Background: an optimization exercise with open tools, aiming at small area. Do not read the settings as production practice. The RTL was checked by simulation tests, not by an equivalence proof against the original design.

### Pin map

Pins as bars across the die edge, other pins in gray.
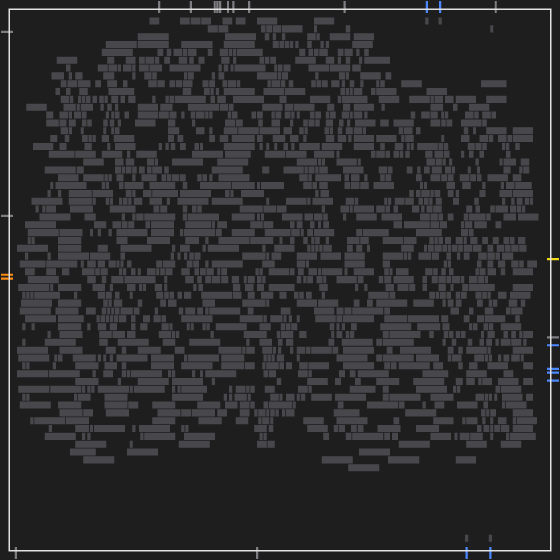
### Signal metal coverage by tile

37 x 37 tiles, from dark purple (low) to yellow (high), scaled to the fullest tile. Values are wire area over tile area, all layers added.
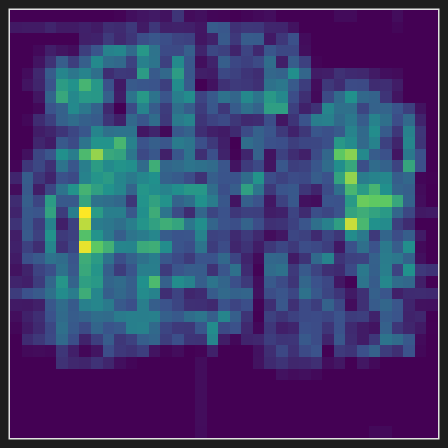
### Clock tree branches

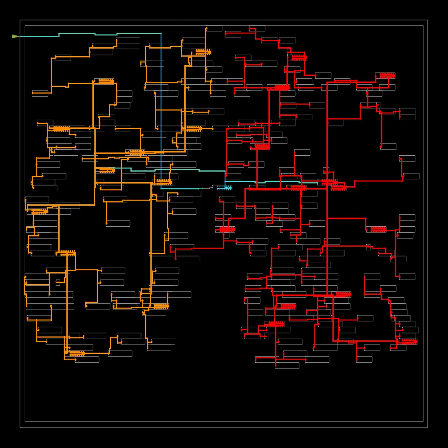
### Where the registers sit

The bar under the picture is 50 microns long. Other sequential cells in the stronger gray, the rest of the logic in the fainter gray.
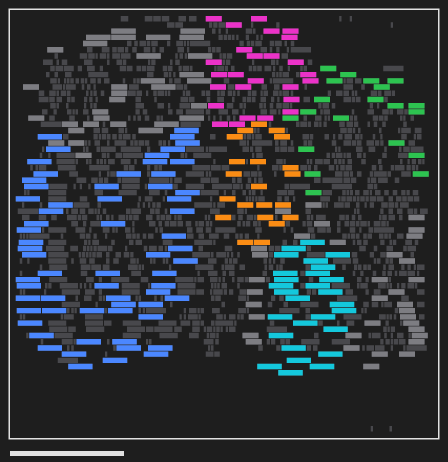
===== run.sh =====
#!/bin/bash
# synth_recipe.tcl (not shown) runs the flow's synth.tcl, then flattens the netlist and writes it again
# the make line also repeats each setting of config.mk as NAME=value (left out here)
make -C /OpenROAD-flow-scripts/flow DESIGN_CONFIG=/design/flow/config.mk WORK_HOME=/design/flow/orfs CLKGATE_MAP_FILE= SYNTH_SCRIPT=/design/flow/synth_recipe.tcl finish

===== config.mk =====
export PLATFORM = sky130hd
export DESIGN_NAME = cpu_top
export DESIGN_NICKNAME = cpu_top
export VERILOG_FILES = /design/flow/design.v
export SDC_FILE = /design/flow/constraint.sdc
export NUM_CORES = 4
export LEC_CHECK = 0
export CAP_MARGIN = 20
export CORE_MARGIN = 2
export CORE_UTILIZATION = 40
export SLEW_MARGIN = 20

===== constraint.sdc =====
create_clock -name core_clock -period 10.0 [get_ports {MCLK}]
set_input_delay 2.0000 -clock core_clock [delete_from_list [all_inputs] [get_ports {MCLK}]]
set_output_delay 2.0000 -clock core_clock [all_outputs]
set_load 0.01 [all_outputs]

===== design.v =====
module clock_generation(
    input MCLK,    
    input RESET_IN,
    output reg clk,
    output step     
    );
    reg  [25:0]counter;   
    assign step = (RESET_IN == 1'b0) && (counter == 26'd49999) && (clk == 1'b0);
    always @(posedge MCLK)begin
        if(RESET_IN == 1'b1)begin
            counter <= 0;
            clk <= 0;
        end
        else begin
            if(counter == 26'd49999) begin
                counter <= 0;
                clk <= ~ clk;   
            end
            else begin
                counter <= counter + 1;
                clk <= clk;  
            end
        end
    end    
endmodule
	module PC(
		input pc_reset,
		input clk,
		input step,
		input [15:0] next,
		input jump_flag,
		output[15:0] PC_counter
	);
		reg [15:0 ]PC_cont;
		assign PC_counter = PC_cont;
		always @(posedge clk) begin
			if (!step) begin
				PC_cont <= PC_cont;
				end
			else if(pc_reset) begin
				PC_cont <= 0;
				end
			else begin
				if (jump_flag) begin
					PC_cont <= next;
					end
				else begin
					if (PC_cont == 27) begin
						PC_cont <= 27;
						end
					else begin
					PC_cont <= PC_cont + 1;
					end
				end
			end
		end
	endmodule
	module JMP_ALU(
		input [15:0] current_PC,
		input [11:0] target,
		output [15:0] jump_PC
	);
	 assign jump_PC={current_PC[15:12], target[11:0]};
	endmodule
module MUX16Bits(
    input [15:0] inA,
    input [15:0] inB,
    input selector,
    output reg [15:0] result
);
	 always@(*) begin
		 if(selector == 0)
					result <= inA;
			  else
					result <= inB;
		 end
endmodule
	module MUX2Bits(
		input [1:0] inA, 
		input [1:0] inB,
		input selector,
		output reg [1:0] result
	);
		always @(*) begin
		if(selector == 0)
				result <=inA;
			else
				result <= inB;
		end
	endmodule
	module data_mem(
		input clk,
		input step,
		input [1:0]r_add1,
		input [1:0]r_add2,
		input [1:0] rg_sel,
		input [1:0]w_add,
		input w_flag,
		input [15:0]w_data,
		input reset,
		output [15:0]r_data1,
		output [15:0]r_data2,
		output [15:0]rgsel_data,
		output debug
	);
	reg [15:0] data [3:0];
	assign debug = data[0];
	integer i;
	always @(posedge clk) begin
		if (!step) ;
		else if(reset) 
			for(i=0;i<4;i=i+1)
				data[i] <= 0;
		else
			if (w_flag) 
				data[w_add] <= w_data;
	end
	assign r_data1 = data[r_add1];
	assign r_data2 = data[r_add2];
	assign rgsel_data = data[rg_sel];
	endmodule
module ALU(
	 input clk,
    input [15:0] inA,
    input [15:0] inB,
    input operation,
    output reg[15:0] result,
	 output reg mem_update_flag
    );
    always @(*) begin
		mem_update_flag = 0;
        if (operation)
            result={inB[7:0], 8'd0};
        else
            result = {inA + inB};
		mem_update_flag = 1;
    end
endmodule 
	module controller(
		input clk,
		input [3:0] opcode,
		input [5:0] func,
		output reg ALU_op,
		output reg immidiate_mux,
		output reg pc_flag,
		output reg data_mem_w_flag,
		output reg data_mem_w_mux,
		output reg output_port_flag,
		output reg ALU_update_flag
	);
	always @(*) begin
		ALU_update_flag = 0;
		ALU_op = 0;
		immidiate_mux = 0;
		pc_flag = 0;
		data_mem_w_flag = 0;
		data_mem_w_mux = 0;
		output_port_flag = 0;
		case(opcode)
			4'd15: begin
				case(func)
					6'd0:begin
						ALU_op = 0;
						immidiate_mux = 0;
						pc_flag = 0;
						data_mem_w_flag =1;
						data_mem_w_mux = 0;
						output_port_flag =0;
						end
					default: begin
						ALU_op = 0;
						immidiate_mux = 0;
						pc_flag = 0;
						data_mem_w_flag =0;
						data_mem_w_mux =0;
						output_port_flag =1;
						end
					endcase
				end
			4'd4: begin
				ALU_op = 0;
				immidiate_mux = 1;
				pc_flag = 0;
				data_mem_w_flag =1;
				data_mem_w_mux = 1;
				output_port_flag = 0;
				end
			4'd6: begin
				ALU_op = 1;
				immidiate_mux = 1;
				pc_flag = 0;
				data_mem_w_flag = 1;
				data_mem_w_mux = 1;
				output_port_flag = 0;
				end
			4'd9: begin
				ALU_op = 0;
				immidiate_mux = 0;
				pc_flag = 1;
				data_mem_w_flag =0;
				data_mem_w_mux = 0;
				output_port_flag = 0;
				end
			endcase
			ALU_update_flag = 1;
		end
	endmodule
module cpu (
  input reset_cpu,                 
  input clk,                           
  input cpu_step,                      
  input cpu_enable,               
  input wwd_enable,              
  input [1:0] register_selection ,  
  output reg[16-1:0] output_port,    
  output [7:0] PC_below8bit                    
);
	wire PC_flag;
	wire[15:0] PC_write;
	wire[15:0] current_PC;
	wire[3:0] opcode;
	wire[5:0] func;
	wire data_w_flag;
	wire[1:0] data_w_add;
	wire immidiate_mux_selector;
	wire mem_w_mux_selector;
	wire[15:0] data1;
	wire[15:0] data2;
	wire[15:0] rgs_data;
	wire[15:0] inB;
	wire ALU_op;
	wire[15:0] ALU_in_2;
	wire[15:0] ALU_result;
	wire[1:0] rs;
	wire[1:0] rd;
	wire[1:0] rt;
	wire[1:0] mem_w_add;
	wire [7:0] immidiate;
	wire [11:0] target;
	wire output_port_flag;
	wire debug;
	wire ALU_update_flag;
	wire mem_update_flag;
    reg [16-1:0] instr;
    always @(*) begin
        case (current_PC[4:0])
            5'd0: instr = 16'h6000;	 
            5'd1: instr = 16'h6101;	 
            5'd2: instr = 16'h6202;	 
            5'd3: instr = 16'h6303;	 
            5'd4: instr = 16'hf01c;	 
            5'd5: instr = 16'hf41c;	 
            5'd6: instr = 16'hf81c;	 
            5'd7: instr = 16'hfc1c;	 
            5'd8: instr = 16'h4204;	 
            5'd9: instr = 16'h47fc;	 
            5'd10: instr = 16'hf81c;	 
            5'd11: instr = 16'hfc1c;	 
            5'd12: instr = 16'hf6c0;	 
            5'd13: instr = 16'hf180;	 
            5'd14: instr = 16'hf81c;	 
            5'd15: instr = 16'hfc1c;	 
            5'd16: instr = 16'h9015;	 
            5'd17: instr = 16'hf01c;	 
            5'd18: instr = 16'hf180;	 
            5'd19: instr = 16'hf180;	 
            5'd20: instr = 16'hf180;	 
            5'd21: instr = 16'h6000;	 
            5'd22: instr = 16'h4000;	 
            5'd23: instr = 16'hfd80;	 
            5'd24: instr = 16'hf01c;	 
            5'd25: instr = 16'hf41c;	 
            5'd26: instr = 16'hf81c;	 
            5'd27: instr = 16'hfc1c;	 
            default: instr = 16'h0000;
        endcase
    end
	assign rs = instr[11:10];
	assign rt = instr[9:8];
	assign rd = instr[7:6];
	assign immidiate = instr[7:0];
	assign target = instr[11:0];
	assign opcode = instr[15:12];
	assign func = instr[5:0];
	PC PC(reset_cpu, clk, cpu_step, PC_write, PC_flag, current_PC);
	JMP_ALU jump_alu(current_PC, target, PC_write);
	MUX2Bits rd_rt_selection(rd, rt,mem_w_mux_selector, mem_w_add);
	data_mem datamem(clk, cpu_step, rs, rt, register_selection, mem_w_add, data_w_flag, ALU_result, reset_cpu, data1, data2,rgs_data, debug);
	MUX16Bits data2_selection(data2, {immidiate[7], immidiate[7], immidiate[7], immidiate[7], immidiate[7], immidiate[7], immidiate[7], immidiate[7], immidiate}, immidiate_mux_selector, ALU_in_2);
	ALU ALU(clk, data1, ALU_in_2, ALU_op, ALU_result, mem_update_flag);
	controller controller(clk, opcode, func, ALU_op, immidiate_mux_selector, PC_flag, data_w_flag, mem_w_mux_selector, output_port_flag, ALU_update_flag);
	assign PC_below8bit = current_PC[7:0];
	always @(*) begin
		if (wwd_enable)
				output_port <= data1; 
		else
				output_port <= rgs_data;
	end
endmodule
`timescale 1ns / 1ps
module binary_to_segment(
    input [3:0] binary,
    output reg [7:0] segment
    );
    always @(*)begin
        case(binary)
            4'd0:
                begin
                    segment = 8'b0011_0000;
                end
            4'd1:
                begin
                    segment = 8'b0011_0001;    
                end
            4'd2:
                begin
                    segment = 8'b0011_0010;         
                end
            4'd3:
                begin
                    segment = 8'b0011_0011; 
                end
            4'd4:
                begin
                    segment = 8'b0011_0100; 
                end
            4'd5:
                begin
                    segment = 8'b0011_0101; 
                end
            4'd6:
                begin
                    segment = 8'b0011_0110; 
                end
            4'd7:
                begin
                    segment = 8'b0011_0111; 
                end
            4'd8:
                begin
                    segment = 8'b0011_1000;
                end
            4'd9:
                begin
                    segment = 8'b0011_1001; 
                end
            4'd10:     
                begin
                    segment = 8'b0100_0001; 
                end
            4'd11:     
                begin
                    segment = 8'b0100_0010; 
                end
            4'd12:     
                begin
                    segment = 8'b0100_0011; 
                end
            4'd13:    
                begin
                     segment = 8'b0100_0100; 
                end
            4'd14:    
                begin
                    segment = 8'b0100_0101; 
                end
            4'd15:     
                begin
                    segment = 8'b0100_0110; 
                end
        endcase
    end
endmodule
module lcd_ctrl
(
input   wire            iMClk,
input   wire            iMRst,
input   wire    [6:0]   iDDAddr,
input   wire    [7:0]   iDDData,
input   wire            iDDEn,
output  reg             oLcdRegSel,
output  wire    [7:0]   oLcdDb,
output  reg             oLcdRW,
output  reg             oLcdEn
);
parameter   POWERON = 3'b000;
parameter   FUNCSET = 3'b001;
parameter   ENTRYMD = 3'b010;
parameter   DISPONF = 3'b011;
parameter   CLRDISP = 3'b100;
parameter   IDLE    = 3'b101;
parameter   LCDWR   = 3'b110;
parameter   LINECNG = 3'b111;
reg [3:0]   rLcdDb;
assign  oLcdDb = {rLcdDb[3:0], 4'hF};
reg [7:0]   rDDData0 [00:39];
reg [7:0]   rDDData1 [00:39];
integer     i;
always @ ( posedge iMClk )
begin
    if ( iMRst ) begin
        for ( i=0 ; i<40 ; i=i+1 ) begin
            rDDData0[i] <= 8'b 0010_0000;
            rDDData1[i] <= 8'b 0010_0000;
        end
    end
    else if ( iDDEn ) begin
        case ( iDDAddr[6] )
            1'b0 : rDDData0[iDDAddr[5:0]] <= iDDData;
            1'b1 : rDDData1[iDDAddr[5:0]] <= iDDData;
        endcase
    end
end
reg [2:0]   rState;
reg         rCurLine;
reg [5:0]   rLcdWrCnt;
reg [19:0]  rTmpCnt;
reg [03:0]  rTmpStg;
always @ ( posedge iMClk )
begin
    if ( iMRst ) begin
        rState <= POWERON;
        rCurLine <= 1'b0;
        rLcdWrCnt <= 6'h0;
        rTmpCnt <= 20'h0;
        rTmpStg <=  4'h0;
        rLcdDb <= 4'h0;
        oLcdEn <= 1'b0;
        oLcdRegSel <= 1'b0;
        oLcdRW <= 1'b0;
    end
    else begin
        case ( rState )
            POWERON : begin
                case ( rTmpStg )
                    4'h0,                
                    4'h2,                
                    4'h4,                
                    4'h6, 4'h8 : begin   
                        if ( (rTmpStg==4'h0) && (rTmpCnt==20'd 750000) ) begin
                            rTmpCnt <= 20'd0;
                            rTmpStg <= rTmpStg + 4'd1;
                        end
                        else if ( (rTmpStg==4'h2) && (rTmpCnt==20'd 205000) ) begin
                            rTmpCnt <= 20'd0;
                            rTmpStg <= rTmpStg + 4'd1;
                        end
                        else if ( (rTmpStg==4'h4) && (rTmpCnt==20'd 5000) ) begin
                            rTmpCnt <= 20'd0;
                            rTmpStg <= rTmpStg + 4'd1;
                        end
                        else if ( (&rTmpStg[2:1]) && (rTmpCnt==20'd 2000) ) begin
                            rTmpCnt <= 20'd0;
                            rTmpStg <= rTmpStg + 4'd1;
                        end
                        else if ( (rTmpStg[3]) && (rTmpCnt==20'd 2000) ) begin
                            rTmpCnt <= 20'd0;
                            rTmpStg <= 4'd0;
                            rState <= FUNCSET;
                        end
                        else
                            rTmpCnt <= rTmpCnt + 20'd1;
                    end
                    4'h1, 4'h3, 4'h5, 4'h7 : begin
                        if ( rTmpCnt==20'd0 )       oLcdEn <= 1'b1;
                        else if ( rTmpCnt==20'd12 ) oLcdEn <= 1'b0;
                        if ( rTmpCnt==20'd0 ) begin
                            if ( rTmpStg==4'h7 )    rLcdDb <= 4'h2;
                            else                    rLcdDb <= 4'h3;
                        end
                        if ( rTmpCnt==20'd 12 ) begin
                            rTmpCnt <= 20'd0;
                            rTmpStg <= rTmpStg + 4'd1;
                        end
                        else
                            rTmpCnt <= rTmpCnt + 20'd1;
                    end
                endcase
            end  
            FUNCSET, ENTRYMD, DISPONF, CLRDISP : begin
                oLcdRegSel <= 1'b0;
                oLcdRW <= 1'b0;
                case ( rTmpStg )
                    4'h0,            
                    4'h3 : begin     
                        case ( rState )
                            FUNCSET : begin
                                if ( rTmpStg==4'h0 )    rLcdDb <= 4'h2;
                                else                    rLcdDb <= 4'h8;
                            end
                            ENTRYMD : begin
                                if ( rTmpStg==4'h0 )    rLcdDb <= 4'h0;
                                else                    rLcdDb <= 4'h6;
                            end
                            DISPONF : begin
                                if ( rTmpStg==4'h0 )    rLcdDb <= 4'h0;
                                else                    rLcdDb <= 4'hC;
                            end
                            CLRDISP : begin
                                if ( rTmpStg==4'h0 )    rLcdDb <= 4'h0;
                                else                    rLcdDb <= 4'h1;
                            end
                        endcase
                        if ( rTmpCnt==20'd2 ) begin
                            rTmpCnt <= 20'd0;
                            rTmpStg <= rTmpStg + 4'd1;
                        end
                        else
                            rTmpCnt <= rTmpCnt + 20'd1;
                    end
                    4'h1, 4'h4 : begin
                        oLcdEn <= 1'b1;
                        if ( rTmpCnt==20'd 12 ) begin
                            rTmpCnt <= 20'd 0;
                            rTmpStg <= rTmpStg + 4'd1;
                        end
                        else
                            rTmpCnt <= rTmpCnt + 20'd1;
                    end
                    4'h2, 4'h5 : begin
                        oLcdEn <= 1'b0;
                        if ( (rTmpStg==4'h2) && (rTmpCnt==20'd 51) ) begin
                            rTmpCnt <= 20'd0;
                            rTmpStg <= rTmpStg + 4'd1;
                        end
                        else if ( (rTmpStg==4'h5) && (rTmpCnt==20'd 2001) ) begin
                            rTmpCnt <= 20'd0;
                            rTmpStg <=  4'd0;
                            case ( rState )
                                FUNCSET : rState <= ENTRYMD;
                                ENTRYMD : rState <= DISPONF;
                                DISPONF : rState <= CLRDISP;
                                CLRDISP : rState <= IDLE;
                            endcase
                        end
                        else
                            rTmpCnt <= rTmpCnt + 20'd1;
                    end
                endcase
            end  
            IDLE : begin     
                if ( rTmpCnt==20'd 20000 ) begin
                    rTmpCnt <= 20'd0;
                    rState <= LCDWR;
                end
                else
                    rTmpCnt <= rTmpCnt + 20'd1;
            end  
            LCDWR : begin
                case ( rTmpStg )
                    4'h0,            
                    4'h3 : begin     
                        oLcdRegSel <= 1'b1;
                        oLcdRW <= 1'b0;
                        if ( rCurLine==1'b0 ) begin
                            if ( rTmpStg==4'h0 )    rLcdDb <= rDDData0[rLcdWrCnt][7:4];
                            else                    rLcdDb <= rDDData0[rLcdWrCnt][3:0];
                        end
                        else begin
                            if ( rTmpStg==4'h0 )    rLcdDb <= rDDData1[rLcdWrCnt][7:4];
                            else                    rLcdDb <= rDDData1[rLcdWrCnt][3:0];
                        end
                        if ( rTmpCnt==20'd2 ) begin
                            rTmpCnt <= 20'd0;
                            rTmpStg <= rTmpStg + 4'd1;
                        end
                        else
                            rTmpCnt <= rTmpCnt + 20'd1;
                    end
                    4'h1, 4'h4 : begin
                        oLcdEn <= 1'b1;
                        if ( rTmpCnt==20'd 12 ) begin
                            rTmpCnt <= 20'd 0;
                            rTmpStg <= rTmpStg + 4'd1;
                        end
                        else
                            rTmpCnt <= rTmpCnt + 20'd1;
                    end
                    4'h2, 4'h5 : begin
                        oLcdEn <= 1'b0;
                        if ( (rTmpStg==4'h2) && (rTmpCnt==20'd 51) ) begin
                            rTmpCnt <= 20'd0;
                            rTmpStg <= rTmpStg + 4'd1;
                        end
                        else if ( (rTmpStg==4'h5) && (rTmpCnt==20'd 2001) ) begin
                            rTmpCnt <= 20'd0;
                            rTmpStg <=  4'd0;
                            if ( rLcdWrCnt==6'd39 ) begin
                                rLcdWrCnt <= 6'h0;
                                rState <= LINECNG;
                            end
                            else
                                rLcdWrCnt <= rLcdWrCnt + 6'h1;
                        end
                        else
                            rTmpCnt <= rTmpCnt + 20'd1;
                        end
                endcase
            end  
            LINECNG : begin
                case ( rTmpStg )
                    4'h0,            
                    4'h3 : begin     
                        oLcdRegSel <= 1'b0;
                        oLcdRW <= 1'b0;
                        if ( rCurLine==1'b0 ) begin
                            if ( rTmpStg==4'h0 )    rLcdDb <= {1'b1, 3'd4};
                            else                    rLcdDb <= 4'h0;
                        end
                        else begin
                            if ( rTmpStg==4'h0 )    rLcdDb <= {1'b1, 3'd0};
                            else                    rLcdDb <= 4'h0;
                        end
                        if ( rTmpCnt==20'd2 ) begin
                            rTmpCnt <= 20'd0;
                            rTmpStg <= rTmpStg + 4'd1;
                        end
                        else
                            rTmpCnt <= rTmpCnt + 20'd1;
                    end
                    4'h1, 4'h4 : begin
                        oLcdEn <= 1'b1;
                        if ( rTmpCnt==20'd 12 ) begin
                            rTmpCnt <= 20'd 0;
                            rTmpStg <= rTmpStg + 4'd1;
                        end
                        else
                            rTmpCnt <= rTmpCnt + 20'd1;
                    end
                    4'h2, 4'h5 : begin
                        oLcdEn <= 1'b0;
                        if ( (rTmpStg==4'h2) && (rTmpCnt==20'd 51) ) begin
                            rTmpCnt <= 20'd0;
                            rTmpStg <= rTmpStg + 4'd1;
                        end
                        else if ( (rTmpStg==4'h5) && (rTmpCnt==20'd 2001) ) begin
                            rTmpCnt <= 20'd0;
                            rTmpStg <=  4'd0;
                            if ( rCurLine==1'b0 )
                                rState <= LCDWR;
                            else
                                rState <= IDLE;
                            rCurLine <= ~rCurLine;
                        end
                        else
                            rTmpCnt <= rTmpCnt + 20'd1;
                    end
                endcase
            end  
        endcase  
    end
end
endmodule
module output_logic(
    input MCLK,
	 input RESET,
    input [7:0] PC, 
    input [15:0] output_port,
    output [7:0] LED,
	 output              oLcdRegSel,
	 output      [7:0]   oLcdDb,
	 output              oLcdRW,
	 output              oLcdEn
    );
    reg [20:0] 	clkdiv;
    wire [2:0]    counter ;
    assign counter[2:0] = {clkdiv[20:19], clkdiv[0]};
    assign LED[7:0] = PC[7:0]; 
   reg [6:0] iADDR;
	reg [7:0] iDATA;
	wire [7:0] DATA1;
	wire [7:0] DATA2;
	wire [7:0] DATA3;
	wire [7:0] DATA4;
	reg iEN;
   binary_to_segment seg1 (output_port[3:0], DATA1);
   binary_to_segment seg2 (output_port[7:4], DATA2);
   binary_to_segment seg3 (output_port[11:8], DATA3);
   binary_to_segment seg4 (output_port[15:12], DATA4);
	lcd_ctrl lcd(MCLK, RESET, iADDR, iDATA, iEN, oLcdRegSel, oLcdDb, oLcdRW, oLcdEn);
    always @(posedge MCLK) begin
        if (RESET)
            clkdiv <= 0;
        else
            clkdiv <= clkdiv + 1;
        case(counter)
            3'b000:
                begin
					 iEN <= 0;
					 iADDR <= 7'b000_0000;
					 iDATA <= DATA4;
                end
            3'b001:
                begin
					 iEN <= 1;
					 iADDR <= 7'b000_0000;
					 iDATA <= DATA4;
                end
            3'b010:
                begin
					 iEN <= 0;
					 iADDR <= 7'b000_0001;
					 iDATA <= DATA3;
                end
            3'b011:
                begin
					 iEN <= 1;
					 iADDR <= 7'b000_0001;
					 iDATA <= DATA3;
                end
				3'b100:
                begin
					 iEN <= 0;
					 iADDR <= 7'b000_0010;
					 iDATA <= DATA2;
                end
            3'b101:
                begin
					 iEN <= 1;
					 iADDR <= 7'b000_0010;
					 iDATA <= DATA2;
                end
				3'b110:
                begin
					 iEN <= 0;
					 iADDR <= 7'b000_0011;
					 iDATA <= DATA1;
                end
            3'b111:
                begin
					 iEN <= 1;
					 iADDR <= 7'b000_0011;
					 iDATA <= DATA1;
                end
        endcase
    end
endmodule
`timescale 1ns / 1ps
module cpu_top(             
    input reset_clk,        
    input reset_cpu,        
    input MCLK,             
    input cpu_enable,      
    input wwd_enable,       
    input [1:0] register_selection,       
    output [7:0] LED,                     
	 output              oLcdRegSel,  
	 output      [7:0]   oLcdDb,
	 output              oLcdRW,
	 output              oLcdEn
    );
    wire clk;     
    wire cpu_step;   
    wire [15:0] output_port;
    wire [7:0] pc_8bit;
    clock_generation clock_generator(MCLK, reset_clk, clk, cpu_step);
    cpu cpu(reset_cpu, MCLK, cpu_step, cpu_enable, wwd_enable, register_selection, output_port,pc_8bit);    
    output_logic out(MCLK, reset_clk , pc_8bit, output_port, LED, oLcdRegSel, oLcdDb, oLcdRW, oLcdEn );
endmodule

==> impl_metrics.json <==
{
  "antenna_found_initial": 0,
  "seq_power_share_pct": 48.7,
  "clk_pin_slew_worst_paths_ps": 60,
  "drc_errors": 0,
  "skew_ps": 10.05,
  "initial_utilization_pct": 40.34,
  "peakVddDrop_mv": 0.1439,
  "postCtsHoldBufs": 0,
  "nNonClkInverters": 48,
  "cp.required_ps": 10160,
  "regArea_sq_um": 5605,
  "pg_seq_uw": 995,
  "clockPowerShare_pct": 44.1,
  "setup_tns_ps": 0,
  "synth_area_leaders": "edfxtp_1 (24%), dfxtp_1 (18%), mux4_2 (9.4%), nand2_1 (4.4%), nor2_1 (4.2%)",
  "layout_min_cycle_time_ps": 5066,
  "cpPeakStageDelay_ps": 1020,
  "nMultiInputCombCells": 1041,
  "clk-power_uw": 900,
  "gp_congestion": 0.9087,
  "synth-edff-count": 108,
  "synth_most_common_cell": "nand2_1",
  "ys_seq_area_share_pct": 41.65,
  "synth_top_area_share_pct": 24.10,
  "hold_path.class": "reg2reg",
  "cts_buffers": 25,
  "grt_overflow": 0,
  "nets": 1428,
  "antenna_left": 0,
  "buf_share_pct": 2.165,
  "synth_top_family_by_area": "simple AND/OR/NAND/NOR gates",
  "hpwlAfterDp_microns": 21690,
  "cts_tree": "yes",
  "max_slew_margin_pct": 22.73,
  "setup_viol": 0,
  "hold_viol_final": 0,
  "num-nonclk-buffers": 37,
  "p_int_uw": 1554,
  "switching_share_pct": 23.92,
  "taps": 448,
  "fp.coreArea_sq_um": 33360,
  "via_per_inst": 5.590,
  "grt_pass1_wl_microns": 51670,
  "endpoint_kind": "flop",
  "multi_input_area_share_pct": 49.57,
  "cts_resized": 0,
  "syn_inst": 1390,
  "n_clock_buffer": 35,
  "cts.sinks": 226,
  "synthMuxAreaShare_pct": 11.94,
  "largest_cell_class": "multi-input gates",
  "crit_arrival_ps": 5230,
  "cap_viol_max_count": 0,
  "period_share_pct": 50.66,
  "netSwitchingPower_uw": 488.4,
  "clockBufferDepth": 3,
  "synth_compound_area_share_pct": 11.43,
  "route.vias.total": 10320,
  "diodes": 0,
  "fmax_mhz": 197.4,
  "num_rows": 67,
  "yosysUniqueCellTypes": 83,
  "setup.worst_path.start_class": "input port",
  "insertion_delay_ps": 550,
  "drt-initial-drc-count": 811,
  "critical-path-top-delay-family": "simple AND/OR/NAND/NOR gates",
  "grt_max_degree": 60,
  "pg_comb_uw": 147,
  "dieArea_sq_um": 35130,
  "drtPass1Iterations": 9,
  "crit_path_top_delay_cell": "nand2_1",
  "synth_area_sq_um": 13460,
  "synthArstFlopShare_pct": 0,
  "grt_pass1_vias": 9967,
  "cts_setup_buffers": 0,
  "place_area_sq_um": 14000,
  "synthXorXnorAreaFrac_pct": 4.686,
  "worst_slew_pin_slew_ps": 1159,
  "path_class": "in2reg",
  "ys_warn_count": 11,
  "syn_area_per_cell_sq_um": 9.682,
  "rsz0062_at_grt": "no",
  "cp_num_buf_inv": 2,
  "powerDensity_nw_per_um2": 138.0,
  "synth_top_area_cell": "edfxtp_1",
  "combPwrFrac_pct": 7.2,
  "pin_count": 26,
  "fin_total_pwr_uw": 2042,
  "run_status": "timing/DRC/antenna clean",
  "grtUsageTotal_pct": 18.00,
  "maxSlewViolCount": 0,
  "layout_commonest_cell": "nand2_1",
  "final_layout_size_suffix_gt1_share_pct": 10.37,
  "power.group.top": "registers",
  "utilization_pct": 44.35,
  "final_cell_area_sq_um": 14800,
  "fill_cells": 3293,
  "hold_ws_ps": 384.9,
  "mostFrequentLayoutCells": "nand2_1 (156), nor2_1 (150), dfxtp_1 (118), edfxtp_1 (108), a21oi_1 (64)",
  "p_leak_uw": 0.005425,
  "cp_cell_sequence": "buf_2 -> or2_2 -> nor3_2 -> buf_4 -> nor3b_4 -> o2111ai_2 -> nand2_1",
  "multi_input_area_sq_um": 7336,
  "ys_ff_latch": 226,
  "synthSimpleGateAreaFrac_pct": 22.29,
  "finalWirelength_microns": 31900,
  "wl_per_cell_microns": 17.28,
  "netlist_top_cells_count": "nand2_1 (156), nor2_1 (150), dfxtp_1 (118), edfxtp_1 (108), a21oi_1 (65)",
  "clock_cell_area_share_pct": 5.378,
  "seq_share_pct": 37.88,
  "synthAdderAreaFrac_pct": 3.961,
  "path_max_fanout": 23,
  "synthToLayoutAreaGrowth_pct": 9.957,
  "synth-main-ff-cell": "dfxtp_1"
}
-- 'Pin map' (at the start) --
legend:
  `oLcdEn`:
    color: yellow
    pins: 1
    direction: output
    edge: right
  `oLcdDb`:
    color: blue
    pins: 8
    direction: output
    edge: 4 right, 2 top, 2 bottom
  `register_selection`:
    color: orange
    pins: 2
    direction: input
    edge: left
all pins by edge: 12 top, 6 right, 4 left, 4 bottom
die width: 187.4 microns
Die Y: 187.4 microns
I/O Buffers: 19

-- 'Signal metal coverage by tile' (at the start) --
tiles over half the peak: 6.5%
nearly empty tiles: 27%
fullest tile: 0.75
mean over tiles: 0.15
densest ninth of the die: left middle

-- 'Clock tree branches' (at the start) --
H-tree depth: 1
FFs & Latches: 226
CTS root buf: clkbuf_16

-- 'Where the registers sit' (at the start) --
legend:
  `cpu.datamem.data`:
    color: blue
    sequential_cells: 64
  `out.clkdiv`:
    color: orange
    sequential_cells: 21
    where: middle
  `out.lcd.rTmpCnt`:
    color: green
    sequential_cells: 20
    where: top right
  `clock_generator.counter`:
    color: magenta
    sequential_cells: 26
    where: top middle
  `out.lcd.rDDData0`:
    color: cyan
    sequential_cells: 28
not colored: 67

[state kept, by name, summed over array words and instances, names as in the netlist, 2 cells and up, named ones only]
signal and count:
cpu.instr 15, clock_generator.counter 26, out.lcd.rState 3, out.lcd.rTmpStg 4
out.lcd.rTmpCnt 20, out.clkdiv 21, out.lcd.rLcdWrCnt 6, cpu.datamem.data 64
out.lcd.rDDData0 28, cpu.PC.PC_cont 16, out.iADDR 2, out.lcd.rLcdDb 4
out.iDATA 6
[stage by stage]
stage	setup WS [ps]	cells
floorplan	5504	1393
global placement	4384	1800
detailed placement	4333	1800
CTS	4893	1846
global route	4785	1846
finish	4934	1846
[worst paths after layout]
check	start	endpoint	slack [ps]	cells after the start
worst min-delay path	out.clkdiv[0]	out.iEN	380	0
worst max-delay path	reset_clk	cpu.datamem.data[1][5]	4930	7
worst min register to register	out.clkdiv[0]	out.iEN	380	0
worst max register to register	clock_generator.counter[17]	cpu.datamem.data[1][5]	5280	7
[metal layers]
layer | share of wire (%) | track usage [%]
met1 | 44 | 23.33
met2 | 48 | 30.78
met3 | 4.7 | 2.777
met4 | 3.1 | 6.027
met5 | 0 | 0

-- separate check: timing with driven ports --
In the flow no input, the clock included, has a driving cell. The finished layout below was timed again as built, in two steps. Step 1, drivers: a clkbuf_16 drives MCLK and a buf_2 each remaining input, both assumed. Step 2 times the ports against the registers' clock, not the clock port: input delays grow and output delays shrink by t, the midpoint of the rising clock arrivals with the driver on. Slacks: ideal / step 1 / step 2; pairs: ideal / step 1.
t, ns: 0.589
setup slack, ns: 4.934 / 4.963 / 4.374
hold WS [ns]: 0.385 / 0.385 / 0.385
After both steps setup and hold are still met in this run. For this run, drivers alone change the setup slack by +0.029 ns; drivers and shift together by -0.560 ns.
